Context: an optimization exercise on an open-source flow, tuned for small area and a short achievable clock period. The choices shown serve that exercise and are no tape-out recipe. Where RTL was checked, it was by simulation tests only, not by an equivalence proof against the original. Not every run is shown, and edits may drop behaviour that the tests do not exercise. Only the layout flow was run in run 2; the RTL was not checked for function there.

File: design.v
module FA(inputA, inputB, outputY, Cin, Cout);
 input inputA;
 input inputB;
 input Cin;
 output Cout;
 output outputY;
 wire c1, c2, c3, a1;
 xor g1(a1, inputA, inputB);
 xor g2(outputY, Cin, a1);
 and g3(c1, inputA,inputB);
 and g4(c2, inputA, Cin);
 and g5(c3, inputB, Cin);
 or  g6(Cout, c1, c2, c3);
endmodule  
module FA8(inputA,inputB,outputY,Cin,Co);
 input [7:0]inputA;
 input [7:0]inputB;
 input Cin;
 output Co;
 output [7:0]outputY;
 wire [6:0]Cout;
FA i1(inputA[0], inputB[0], outputY[0], Cin, Cout[0]);
FA i2(inputA[1], inputB[1], outputY[1], Cout[0], Cout[1]);
FA i3(inputA[2], inputB[2], outputY[2], Cout[1], Cout[2]);
FA i4(inputA[3], inputB[3], outputY[3], Cout[2], Cout[3]);
FA i5(inputA[4], inputB[4], outputY[4], Cout[3], Cout[4]);
FA i6(inputA[5], inputB[5], outputY[5], Cout[4], Cout[5]);
FA i7(inputA[6], inputB[6], outputY[6], Cout[5], Cout[6]);
FA i8(inputA[7], inputB[7], outputY[7], Cout[6], Co);
endmodule
module mult8 (out, a, b);
	output [7:0] out;
	input  [7:0] a;
	input  [7:0] b;
        wire  [15:0] out1;
	assign out1 = a * b;
        assign out=out1[11:4];
endmodule
module SigmoidROM(out, add, CS, read);
output[7:0] out;
input[7:0] add;
input CS,read;
reg [7:0] out;
reg [7:0] rom;
always @(*)
begin
case(add)
8'd0: rom = 8'd255;
8'd1: rom = 8'd254;
8'd2: rom = 8'd253;
8'd3: rom = 8'd252;
8'd4: rom = 8'd251;
8'd5: rom = 8'd250;
8'd6: rom = 8'd249;
8'd7: rom = 8'd248;
8'd8: rom = 8'd247;
8'd9: rom = 8'd246;
8'd10: rom = 8'd245;
8'd11: rom = 8'd244;
8'd12: rom = 8'd243;
8'd13: rom = 8'd242;
8'd14: rom = 8'd241;
8'd15: rom = 8'd240;
8'd16: rom = 8'd239;
8'd17: rom = 8'd238;
8'd18: rom = 8'd237;
8'd19: rom = 8'd236;
8'd20: rom = 8'd235;
8'd21: rom = 8'd234;
8'd22: rom = 8'd233;
8'd23: rom = 8'd232;
8'd24: rom = 8'd231;
8'd25: rom = 8'd230;
8'd26: rom = 8'd229;
8'd27: rom = 8'd228;
8'd28: rom = 8'd227;
8'd29: rom = 8'd226;
8'd30: rom = 8'd225;
8'd31: rom = 8'd224;
8'd32: rom = 8'd223;
8'd33: rom = 8'd222;
8'd34: rom = 8'd221;
8'd35: rom = 8'd220;
8'd36: rom = 8'd219;
8'd37: rom = 8'd218;
8'd38: rom = 8'd217;
8'd39: rom = 8'd216;
8'd40: rom = 8'd215;
8'd41: rom = 8'd214;
8'd42: rom = 8'd213;
8'd43: rom = 8'd212;
8'd44: rom = 8'd211;
8'd45: rom = 8'd210;
8'd46: rom = 8'd209;
8'd47: rom = 8'd208;
8'd48: rom = 8'd207;
8'd49: rom = 8'd206;
8'd50: rom = 8'd205;
8'd51: rom = 8'd204;
8'd52: rom = 8'd203;
8'd53: rom = 8'd202;
8'd54: rom = 8'd201;
8'd55: rom = 8'd200;
8'd56: rom = 8'd199;
8'd57: rom = 8'd198;
8'd58: rom = 8'd197;
8'd59: rom = 8'd196;
8'd60: rom = 8'd195;
8'd61: rom = 8'd194;
8'd62: rom = 8'd193;
8'd63: rom = 8'd192;
8'd64: rom = 8'd191;
8'd65: rom = 8'd190;
8'd66: rom = 8'd189;
8'd67: rom = 8'd188;
8'd68: rom = 8'd187;
8'd69: rom = 8'd186;
8'd70: rom = 8'd185;
8'd71: rom = 8'd184;
8'd72: rom = 8'd183;
8'd73: rom = 8'd182;
8'd74: rom = 8'd181;
8'd75: rom = 8'd180;
8'd76: rom = 8'd179;
8'd77: rom = 8'd178;
8'd78: rom = 8'd177;
8'd79: rom = 8'd176;
8'd80: rom = 8'd175;
8'd81: rom = 8'd174;
8'd82: rom = 8'd173;
8'd83: rom = 8'd172;
8'd84: rom = 8'd171;
8'd85: rom = 8'd170;
8'd86: rom = 8'd169;
8'd87: rom = 8'd168;
8'd88: rom = 8'd167;
8'd89: rom = 8'd166;
8'd90: rom = 8'd165;
8'd91: rom = 8'd164;
8'd92: rom = 8'd163;
8'd93: rom = 8'd162;
8'd94: rom = 8'd161;
8'd95: rom = 8'd160;
8'd96: rom = 8'd159;
8'd97: rom = 8'd158;
8'd98: rom = 8'd157;
8'd99: rom = 8'd156;
8'd100: rom = 8'd155;
8'd101: rom = 8'd154;
8'd102: rom = 8'd153;
8'd103: rom = 8'd152;
8'd104: rom = 8'd151;
8'd105: rom = 8'd150;
8'd106: rom = 8'd149;
8'd107: rom = 8'd148;
8'd108: rom = 8'd147;
8'd109: rom = 8'd146;
8'd110: rom = 8'd145;
8'd111: rom = 8'd144;
8'd112: rom = 8'd143;
8'd113: rom = 8'd142;
8'd114: rom = 8'd141;
8'd115: rom = 8'd140;
8'd116: rom = 8'd139;
8'd117: rom = 8'd138;
8'd118: rom = 8'd137;
8'd119: rom = 8'd136;
8'd120: rom = 8'd135;
8'd121: rom = 8'd134;
8'd122: rom = 8'd133;
8'd123: rom = 8'd132;
8'd124: rom = 8'd131;
8'd125: rom = 8'd130;
8'd126: rom = 8'd129;
8'd127: rom = 8'd128;
8'd128: rom = 8'd127;
8'd129: rom = 8'd126;
8'd130: rom = 8'd125;
8'd131: rom = 8'd124;
8'd132: rom = 8'd123;
8'd133: rom = 8'd122;
8'd134: rom = 8'd121;
8'd135: rom = 8'd120;
8'd136: rom = 8'd119;
8'd137: rom = 8'd118;
8'd138: rom = 8'd117;
8'd139: rom = 8'd116;
8'd140: rom = 8'd115;
8'd141: rom = 8'd114;
8'd142: rom = 8'd113;
8'd143: rom = 8'd112;
8'd144: rom = 8'd111;
8'd145: rom = 8'd110;
8'd146: rom = 8'd109;
8'd147: rom = 8'd108;
8'd148: rom = 8'd107;
8'd149: rom = 8'd106;
8'd150: rom = 8'd105;
8'd151: rom = 8'd104;
8'd152: rom = 8'd103;
8'd153: rom = 8'd102;
8'd154: rom = 8'd101;
8'd155: rom = 8'd100;
8'd156: rom = 8'd99;
8'd157: rom = 8'd98;
8'd158: rom = 8'd97;
8'd159: rom = 8'd96;
8'd160: rom = 8'd95;
8'd161: rom = 8'd94;
8'd162: rom = 8'd93;
8'd163: rom = 8'd92;
8'd164: rom = 8'd91;
8'd165: rom = 8'd90;
8'd166: rom = 8'd89;
8'd167: rom = 8'd88;
8'd168: rom = 8'd87;
8'd169: rom = 8'd86;
8'd170: rom = 8'd85;
8'd171: rom = 8'd84;
8'd172: rom = 8'd83;
8'd173: rom = 8'd82;
8'd174: rom = 8'd81;
8'd175: rom = 8'd80;
8'd176: rom = 8'd79;
8'd177: rom = 8'd78;
8'd178: rom = 8'd77;
8'd179: rom = 8'd76;
8'd180: rom = 8'd75;
8'd181: rom = 8'd74;
8'd182: rom = 8'd73;
8'd183: rom = 8'd72;
8'd184: rom = 8'd71;
8'd185: rom = 8'd70;
8'd186: rom = 8'd69;
8'd187: rom = 8'd68;
8'd188: rom = 8'd67;
8'd189: rom = 8'd66;
8'd190: rom = 8'd65;
8'd191: rom = 8'd64;
8'd192: rom = 8'd63;
8'd193: rom = 8'd62;
8'd194: rom = 8'd61;
8'd195: rom = 8'd60;
8'd196: rom = 8'd59;
8'd197: rom = 8'd58;
8'd198: rom = 8'd57;
8'd199: rom = 8'd56;
8'd200: rom = 8'd55;
8'd201: rom = 8'd54;
8'd202: rom = 8'd53;
8'd203: rom = 8'd52;
8'd204: rom = 8'd51;
8'd205: rom = 8'd50;
8'd206: rom = 8'd49;
8'd207: rom = 8'd48;
8'd208: rom = 8'd47;
8'd209: rom = 8'd46;
8'd210: rom = 8'd45;
8'd211: rom = 8'd44;
8'd212: rom = 8'd43;
8'd213: rom = 8'd42;
8'd214: rom = 8'd41;
8'd215: rom = 8'd40;
8'd216: rom = 8'd39;
8'd217: rom = 8'd38;
8'd218: rom = 8'd37;
8'd219: rom = 8'd36;
8'd220: rom = 8'd35;
8'd221: rom = 8'd34;
8'd222: rom = 8'd33;
8'd223: rom = 8'd32;
8'd224: rom = 8'd31;
8'd225: rom = 8'd30;
8'd226: rom = 8'd29;
8'd227: rom = 8'd28;
8'd228: rom = 8'd27;
8'd229: rom = 8'd26;
8'd230: rom = 8'd25;
8'd231: rom = 8'd24;
8'd232: rom = 8'd23;
8'd233: rom = 8'd22;
8'd234: rom = 8'd21;
8'd235: rom = 8'd20;
8'd236: rom = 8'd19;
8'd237: rom = 8'd18;
8'd238: rom = 8'd17;
8'd239: rom = 8'd16;
8'd240: rom = 8'd15;
8'd241: rom = 8'd14;
8'd242: rom = 8'd13;
8'd243: rom = 8'd12;
8'd244: rom = 8'd11;
8'd245: rom = 8'd10;
8'd246: rom = 8'd9;
8'd247: rom = 8'd8;
8'd248: rom = 8'd7;
8'd249: rom = 8'd6;
8'd250: rom = 8'd5;
8'd251: rom = 8'd4;
8'd252: rom = 8'd3;
8'd253: rom = 8'd2;
8'd254: rom = 8'd1;
8'd255: rom = 8'd0;
default: rom = 8'd0;
endcase
end
always @(posedge CS)
begin
if(read==1)
out<=rom;
else
out<=0;
end
endmodule
module LSTM(clk, Of, En, Ci, Cip, In, Ui, Uf, Uk, Uo, Wi, Wk, Wf, Wo, Vo, Bi, Bo, Bf, Bk, PrevH, Cout, Hout);
 input clk, En, Cip; 
 input [7:0] In, Ci, Ui, Uf, Uk;
 input [7:0] Uo, Wi, Wk, Wf, Wo;
 input [7:0] Vo, Bi, Bo, Bf, Bk;
 input [7:0]           PrevH;
 output [7:0] Cout, Hout;
 output Of;
 wire [7:0] m1, m2, m3, m4;
 wire [7:0] m5, m7, m8;
 wire [7:0] m9, m10, m11, m12;
 wire [7:0] m13, m14, m15, m16;
 wire [7:0] i1, f1, k1, o1;
 wire [7:0] It, Ft, Kt, t1;
 wire [10:0] Cin;
 mult8 ins1(m1, In, Wi); 
 mult8 ins2(m2, PrevH, Ui);
 FA8   ins3(m1, m2, m3, Cip, Cin[0]);
 FA8   ins4(m3, Bi, i1,Cin[0], Cin[1]);
 SigmoidROM sg1(It, i1, clk, En);
 mult8 ins5(m4, In, Wf); 
 mult8 ins6(t1, In, Wf);
 FA8   ins7(t1, m4, m5, Cin[1], Cin[2]);
 FA8   ins8(t1, Bi, f1, Cin[2], Cin[3]);
 SigmoidROM sg2(Ft, f1, clk, En);
 mult8 ins9(m7, In, Wk); 
 mult8 ins10(m8, PrevH, Uk);
 FA8   ins11(m7, m8, m9, Cin[3], Cin[4]);
 FA8   ins12(m9, Bk, k1, Cin[4], Cin[5]);
 SigmoidROM sg3(Kt, k1, clk, En);
 FA8   ins13(It, Kt, m10,Cin[5], Cin[6]);
 FA8   ins14(Ft, Ci, m11, Cin[6], Cin[7]);
 FA8   ins15(m10, m11, Cout, Cin[7], Cin[8]);
 mult8 ins16(m12, In, Wo); 
 mult8 ins17(m13, PrevH, Uo);
 mult8 ins18(m14, Ci, Vo);
 FA8   ins19(m12, m13, m15, Cin[8], Cin[9]);
 FA8   ins21(m14, Bo, m16, Cin[9], Cin[10]);
 FA8   ins22(m16, m15, o1, Cin[10], Of);
 SigmoidROM sg4(Hout, o1, clk, En);
 endmodule
File: run.sh
#!/bin/bash
# synth_recipe.tcl (not shown) runs the flow's synth.tcl, then flattens the netlist and writes it again
# the make line also repeats each setting of config.mk as NAME=value (left out here)
make -C /OpenROAD-flow-scripts/flow DESIGN_CONFIG=/design/flow/config.mk WORK_HOME=/design/flow/orfs CLKGATE_MAP_FILE= SYNTH_SCRIPT=/design/flow/synth_recipe.tcl finish
File: config.mk
export PLATFORM = sky130hd
export DESIGN_NAME = LSTM
export DESIGN_NICKNAME = LSTM
export VERILOG_FILES = /design/flow/design.v
export SDC_FILE = /design/flow/constraint.sdc
export NUM_CORES = 4
export LEC_CHECK = 0
export CAP_MARGIN = 20
export CORE_MARGIN = 2
export CORE_UTILIZATION = 40
export SLEW_MARGIN = 20
File: constraint.sdc
create_clock -name core_clock -period 45.0 [get_ports {clk}]
set_input_delay 9.0000 -clock core_clock [delete_from_list [all_inputs] [get_ports {clk}]]
set_output_delay 9.0000 -clock core_clock [all_outputs]
set_load 0.01 [all_outputs]
==> impl_metrics.toml, run 1 <==
[cts]
cts_buffer_depth = 2
clk-insertion-delay-late_ns = 0.27
cts_hold_buf = 0
numClockSinks = 32
path_clk_slew_ns = 0.05
ctsRootBufferMaster = "clkbuf_16"
h-tree-depth = 2
cts_buffers = 5
cts_tree = "done"

[logic_synthesis]
synth_area_leader_cell = "fa_1"
synth_common_cells = "inv_1 (397), fa_1 (335), and2_1 (252)"
synth_compound_area_share_pct = 4.87
yosys_warnings = 1
synth_mux_area_share_pct = 0
synth.net_count = 2381
synth_top_area_share_pct = 42.7
synthCells = 1755
synth_most_common_cell = "inv_1"
synth_cell_type_count = 40
async_flop_share_pct = 0
netlist_top_cells_area = "fa_1 (43%), ha_1 (13%), and2_1 (10%)"
avgSynthCellArea_um2 = 8.94
ys_ff_latch = 32
synth_fa_ha_area_share_pct = 55.5
yosys.area_share.simple_pct = 18.4
synthXorXnorAreaFrac_pct = 6.31
synth_edf_count = 0
yosysSeqAreaShare_pct = 4.08
synth_top_family_by_area = "adder cells"
synth_area_um2 = 15700
synthFlopType = "dfxtp_1"

[timing]
slew_headroom_pct = 44.0
timing.final.crit_share_pct = 97.7
final-max-slew-violation-count = 0
skew_ns = 0.00465
fmax_mhz = 22.8
hold_viol = 0
worst_pin_slew_ns = 0.838
rsz0062_at_grt = "false"
layout_min_cycle_time_ns = 43.95
setup_violations = 0

[global_route]
grt_pass1_vias = 13000
grt_pass1_wl_um = 63500
grtUsageMet1_pct = 24.9
antenna_found_initial = 3
gr-usage-met3_pct = 2.48
grt_max_degree = 33
top_usage_layer = "met2"
grt-ovfl-total = 0

[floorplanning]
rows = 72
io_pins = 148
die_area_um2 = 40800
die_h_um = 202
start_util_pct = 40.6
die_w_um = 202
core_um2 = 38600

[place]
dp.cells = 2409
dp_hpwl_um = 31200
gp_congestion = 0.840
numPortBuffers = 131

[status]
outcome = "timing/DRC/antenna clean"

[layout]
drive_above_1_share_pct = 7.68
area_delta_synth_final_pct = 16.1
fin_cells = 2420
diodes = 0
finish.utilization_pct = 47.1
fin_nets = 2527

[setup_path]
critPathSlowestCell = "fa_1"
timing.rr.start = "sg1.out[0]$_SDFF_PN0_"
regToRegSetupSlack_ns = 28.84
rr_worst_depth = 56
critPathLaunchType = "input port"
crit_required_ns = 36.00
crit_fanout = 7
path_class = "in2out"
crit_family = "adder cells"
slowest_delay_ns = 0.55
cp-end-kind = "output port"
arrival_ns = 34.95
crit_buf_inv = 16
r2r_end = "sg4.out[7]$_SDFF_PN0_"
crit_path_frequent_cell = "fa_2"

[worst_hold_path]
whs_endpoint = "sg4.out[0]$_SDFF_PN0_"
hold_path_depth = 7
hold_path_startpoint = "sg2.out[7]$_SDFF_PN0_"
min_path_type = "reg2reg"

[run]
maxCapViolCount = 0

[routing]
drt_iter0_drc = 415
via_per_inst = 4.82
wl_per_cell_um = 15.1
ant_nets = 0
dr.pass1.iters = 4
drc = 0
## run 1: stage by stage
stage | area, um^2 | hold WS (ns) | setup TNS (ns) | setup slack (ns)
after floorplan | 15700 | 1.39 | 0 | 0.320
after global placement | 17800 | 1.53 | -1.73 | -1.73
after detailed placement | 17800 | 1.53 | -1.95 | -1.95
after CTS | 18200 | 1.56 | 0 | 0.0212
after global routing | 18200 | 1.66 | 0 | 0.0260
final | 18200 | 1.57 | 0 | 1.05
## run 1: logic make-up (layout without fill, tap and decap cells)
group                    Yosys count  count (layout)
AND/OR/NAND/NOR                  554             554
XOR/XNOR                         113             113
flip-flops                        32              32
adder cells (fa/ha/maj)          495             495
buffers and inverters            446             593
AO/OA/AOI/OAI                    115             115
## run 1: how the worst max path moves through the flow
stage | cells past startpoint | startpoint | end | slack [ns]
detailed placement | 96 | In[3] | Of | -1.95
global route | 98 | In[2] | Of | 0.03
global placement | 96 | In[3] | Of | -1.73
finish | 98 | In[2] | Of | 1.05
floorplan | 97 | In[5] | Of | 0.32
CTS | 97 | In[2] | Of | 0.02
## run 1: final cells by class
type                            instances  area, um^2
Fill cell                            3708       20400
Multi-Input combinational cell       1277       13600
Timing Repair Buffer                  188        1740
Inverter                              397        1490
Tap cell                              518         648
Sequential cell                        32         641
Clock buffer                            8         146
## run 1: cell usage in the layout (no fill, tap or decap), types with 10 or more instances in the layout
cell type        netlist  layout
a21o_1                17      17
a21oi_1               24      23
and2_1               252     252
buf_4                  8      55
clkdlybuf4s50_1        0     122
dfxtp_1               32      32
fa_1                 335     268
fa_2                   0      67
ha_1                 160     160
inv_1                397     395
nand2_1              207     207
nand4_1               10      10
nor2_1                32      32
nor2b_1               26      26
o21ai_0               24      23
xnor2_1               79      78
xor2_1                34      34
## run 1: metal layers
metal / share of wire, % / vias to the layer above / routed length (um)
met5: 0.099 / - / 36
met4: 1.3 / 6 / 466
met3: 4.5 / 28 / 1640
met2: 50 / 186 / 18300
met1: 44 / 5932 / 16000
li1: - / 5516 / -
## run 1: worst register-to-register path: cells and delay by family, from the launching register on
kind / cells / cell delay, ns
flip-flops: 1 / 0.30
adder cells (fa/ha/maj): 48 / 15.14
buffers and inverters: 7 / 0.44
AND/OR/NAND/NOR: 1 / 0.17
## run 1: state kept, by name, indices dropped and copies added (netlist names)
name,count
sg1.out,8
sg4.out,8
sg2.out,8
sg3.out,8
## run 1: timing repair
action / in CTS / in global routing
endpoints found under the setup margin: 1 / 1
setup buffers: 1 / 2
resized for setup: 71 / 18
pin swaps: 9 / 40
==> run_1/routing.png <==
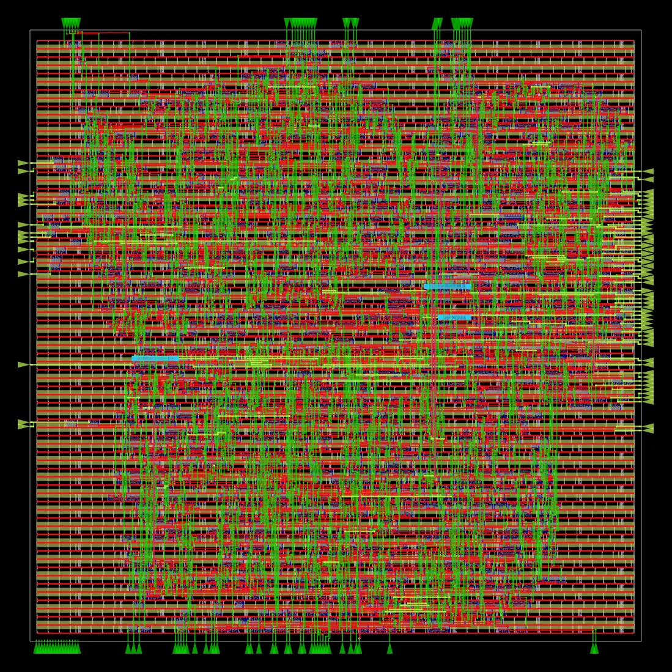
DR WL met3: 1640 um
via count: 11700
GR Util All Layers: 19.1%

==> run_1/layer_met2.png <==
The bar under the picture is 50 um long.
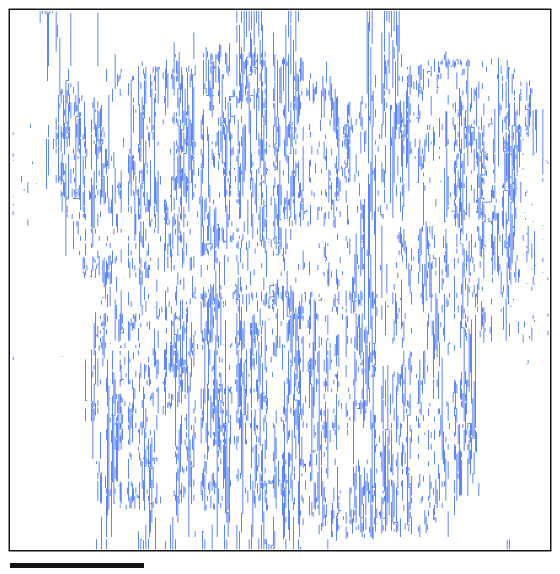
share of all routed wire: 50%
main direction: vertical
longest straight run: 70.4 um
met2 Track Usage GR: 34.5%
drt total wl: 36400 um

==> run_1/ir_drop.png <==
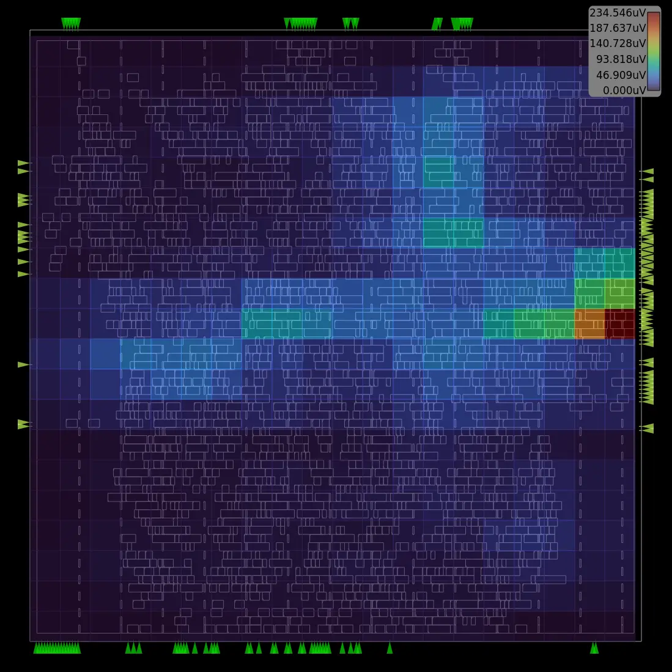

==> run_1/placement_by_type.png <==
Fill, decap, tap and diode cells in grey.
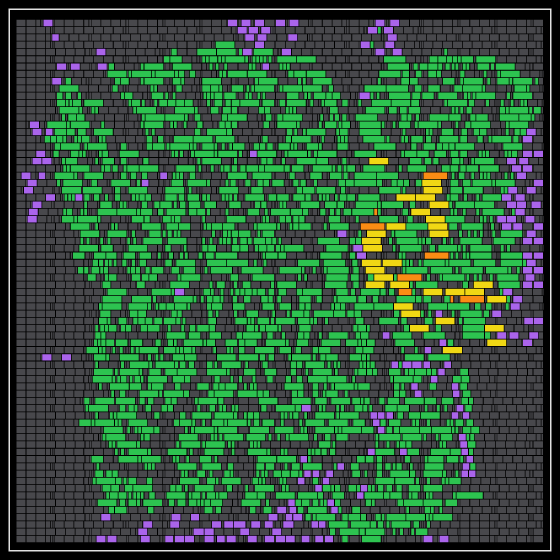

## Run 2: large edit since run 1, in outline
design.v: 355 -> 1539 lines; modules unchanged: 0
  LSTM: edited, 41 -> 1539 lines
  removed: FA, FA8, mult8, SigmoidROM
==> run_2/placement_by_type.png <==
Fill, decap, tap and diode cells in grey.
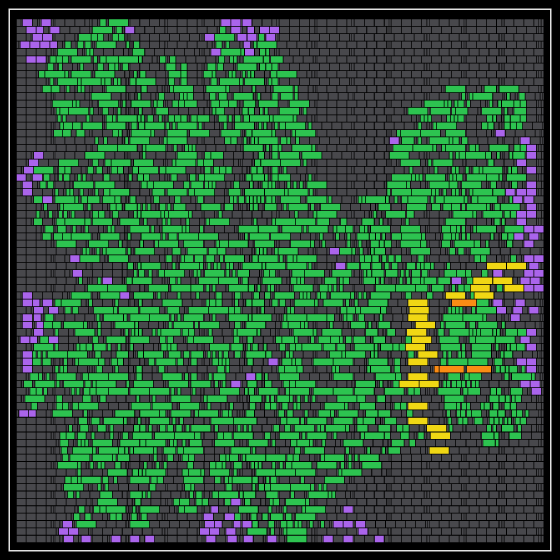
| colour | class | cells |
|---|---|---|
| purple | remaining buffers and delay cells | 143 |
| green | combinational and other logic | 1593 |
| orange | clock drivers and dummy loads | 4 |
| yellow | sequential cells | 25 |
post-layout util: 45.6%
register share of the cell area: 2.92%
Rows: 71
total core area: 37600 um^2
Design Area, Final: 17100 um^2

==> run_2/layer_met1.png <==
The bar under the picture is 50 um long. Supply wires on this layer in grey.
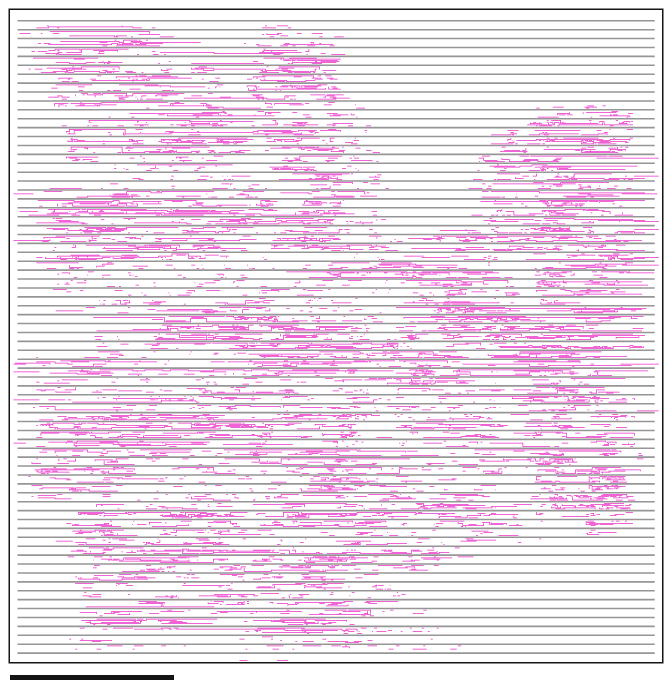
share of all routed wire: 44%
nets with wire on the layer: 2080
via count: 10700
drt total wl: 34400 um
GR Util met1: 24.5%

==> run 2 against run 1 <==
  * Still clean on timing, DRC and antenna
  * Via count fell by 8.7%
  * Sequential cell count fell by 7
==> impl_metrics.toml, run 2 <==
[setup_path]
arrival_ns = 18.51
critPathLaunchType = "input port"
crit_required_ns = 36.00
critPathSlowestCell = "clkdlybuf4s50_1"
slowest_delay_ns = 0.88
crit_family = "adder cells"
crit_buf_inv = 5
crit_fanout = 24
path_class = "in2out"
crit_path_frequent_cell = "fa_1"
cp-end-kind = "output port"

[floorplanning]
die_w_um = 199
start_util_pct = 40.5
die_h_um = 199
die_area_um2 = 39700

[place]
dp.cells = 2272
gp_congestion = 0.858
pre_cts_ws_ns = 17.47
dpl-instance-area_um2 = 17100
dp_hpwl_um = 29100

[timing]
slew_headroom_pct = 41.3
layout_min_cycle_time_ns = 27.51
setup_ws_ns = 17.49
worst_pin_slew_ns = 0.878
setup_violations = 0
skew_ns = 0.00389
final-max-slew-violation-count = 0
whs_ns = 1.41
setup_tns_ns = 0
timing.final.crit_share_pct = 61.1
hold_viol = 0
rsz0062_at_grt = "false"
fmax_mhz = 36.3

[routing]
dr.pass1.iters = 4
drc = 0
drt_iter0_drc = 364
wl_per_cell_um = 15.1
ant_nets = 0
via_per_inst = 4.68

[cts]
cts_buffer_depth = 2
cts_buffers = 3
clk-insertion-delay-late_ns = 0.26
path_clk_slew_ns = 0.06
post_cts_buffers = 0
cts_hold_buf = 0
ctsResizeCount = 0
numClockSinks = 25
cts_tree = "done"
ctsRootBufferMaster = "clkbuf_16"
h-tree-depth = 1

[layout]
fin_nets = 2369
layout_common_cells = "inv_1 (434), fa_1 (371), and2_1 (320), nand2_1 (140), clkdlybuf4s50_1 (131)"
fill_cells = 3739
fin_cells = 2276
seq_area_um2 = 500
layout_commonest_cell = "inv_1"
drive_above_1_share_pct = 1.25
largest_reg_flops = 9
diodes = 0
top_register = "u_r"
multi_input_area_um2 = 12900
reg_top3 = "u_r (9), ft_r (8), h_r (8)"
area_delta_synth_final_pct = 12.5

[logic_synthesis]
netlist_top_cells_area = "fa_1 (49%), and2_1 (13%), inv_1 (11%)"
yosysSeqAreaShare_pct = 3.29
async_flop_share_pct = 0
yosys_warnings = 1
ys_ff_latch = 25
synth.net_count = 2267
synth_edf_count = 0
synthFlopType = "dfxtp_1"
avgSynthCellArea_um2 = 9.15
synth_area_leader_cell = "fa_1"
synth_most_common_cell = "inv_1"
synthCells = 1664
synth_top_area_share_pct = 48.8
synth_area_um2 = 15200
synth_cell_type_count = 47
synth_common_cells = "inv_1 (434), fa_1 (371), and2_1 (320)"

[global_route]
grt_pass1_wl_um = 59100
antenna_found_initial = 1
grt_pass1_vias = 11800
grt_max_degree = 34
grt-ovfl-total = 0

[status]
outcome = "timing/DRC/antenna clean"

[worst_hold_path]
min_path_type = "reg2reg"

[run]
maxCapViolCount = 0
==> run_2/io_fan.png <==
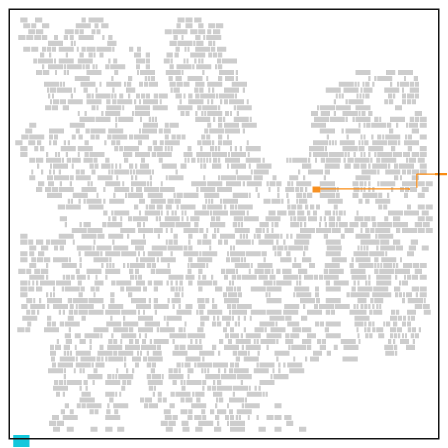
| colour | port | bits | direction | edge | end cells | buffers |
|---|---|---|---|---|---|---|
| cyan | Bf | 8 | input | bottom | 0 | 0 |
| orange | Of | 1 | output | right | 1 | 1 |
port buffer count: 131
io pins: 148

==> run_2/routing.png <==
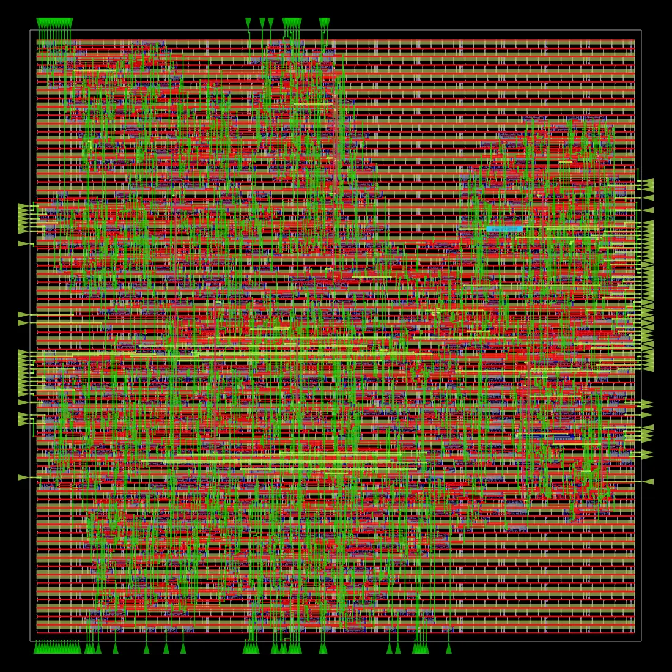
GR Util All Layers: 18.7%
Met1 Wirelength: 15000 um

==> run 2: cell count changes after synthesis, moves of 14 or more <==
cell	previous run	this run
and2_1	252	320
nand2_1	207	140
ha_1	160	101
inv_1	397	434
fa_1	335	371
xnor2_1	79	55
a21o_1	17	0
a21oi_1	24	7
o21ai_0	24	7
nor2_1	32	18
xor2_1	34	20
==> run 2: area by class of cell <==
cell class / instances / share of cell area, %
Sequential cell: 25 / 2.92
Tap cell: 511 / 3.73
Multi-Input combinational cell: 1158 / 75.2
Timing Repair Buffer: 143 / 8.18
Inverter: 435 / 9.53
Clock inverter: 1 / 0.0292
Clock buffer: 3 / 0.438
==> run 2: kinds of logic (layout without fill, tap and decap cells) <==
kind of cell	count (synthesis)	count (layout)	share of synthesized area (%)
simple gates	550	550	20.0
mux	7	7	0.583
xor+xnor	77	77	4.62
fa+ha+maj	478	478	57.5
flops	25	25	3.29
compound gates	46	46	1.97
buf+inv	481	582	12.1
==> run 2: path summary, 6_finish.rpt <==
path / startpoint / end / slack, ns / cells past startpoint
worst min-delay path: u_r[8]$_SDFF_PN0_ / h_r[0]$_SDFF_PN0_ / 1.41 / 7
worst max-delay path: PrevH[1] / Cout[7] / 17.49 / 30
worst min register to register: u_r[8]$_SDFF_PN0_ / h_r[0]$_SDFF_PN0_ / 1.41 / 7
worst max register to register: ft_r[0]$_SDFF_PN0_ / h_r[7]$_SDFF_PN0_ / 37.64 / 30
==> run 2: tightest hold or removal path, stage by stage (launching register included) <==
cell     delay, ns
dfxtp_1       0.36
ha_1          0.21
o21ai_0       0.11
o21ai_1       0.14
mux2i_4       0.13
mux2i_1       0.19
ha_1          0.17
nor2b_1       0.05
==> run 2: metal layers <==
metal / up-vias / track usage [%] / share of wire (%) / wire length [um]
met5: - / 0 / 0.029 / 10
met3: 28 / 2.67 / 4.9 / 1690
li1: 4965 / - / - / -
met1: 5492 / 24.5 / 44 / 15000
met2: 169 / 33.8 / 50 / 17400
met4: 2 / 1.85 / 0.97 / 333

==> port drivers added, routing unchanged <==
How much do the figures lean on ideal ports? The routed layouts below were timed once more, with nothing changed but the port constraints. Step 1 (the two cells are an assumption about what drives the block):
set clk [get_ports {clk}]
set_driving_cell -lib_cell sky130_fd_sc_hd__clkbuf_16 $clk
set_driving_cell -lib_cell sky130_fd_sc_hd__buf_2 [delete_from_list [all_inputs] $clk]
Step 2 adds t to the input delays and takes it off the output delays; t is the mean of the earliest and latest rising clock arrival at the registers after step 1. Input paths then give back, and output paths get back, about the clock's delay inside the block. Three values: ideal, step 1, step 2; two values: the first two.
run | shift t [ns] | setup slack, ns | hold slack, ns
run 1 | 0.305 | 1.048 / 1.024 / 1.024 | 1.572 / 1.572 / 1.572
run 2 | 0.284 | 17.487 / 17.463 / 17.463 | 1.406 / 1.406 / 1.406
After both steps every run listed still meets setup and hold.
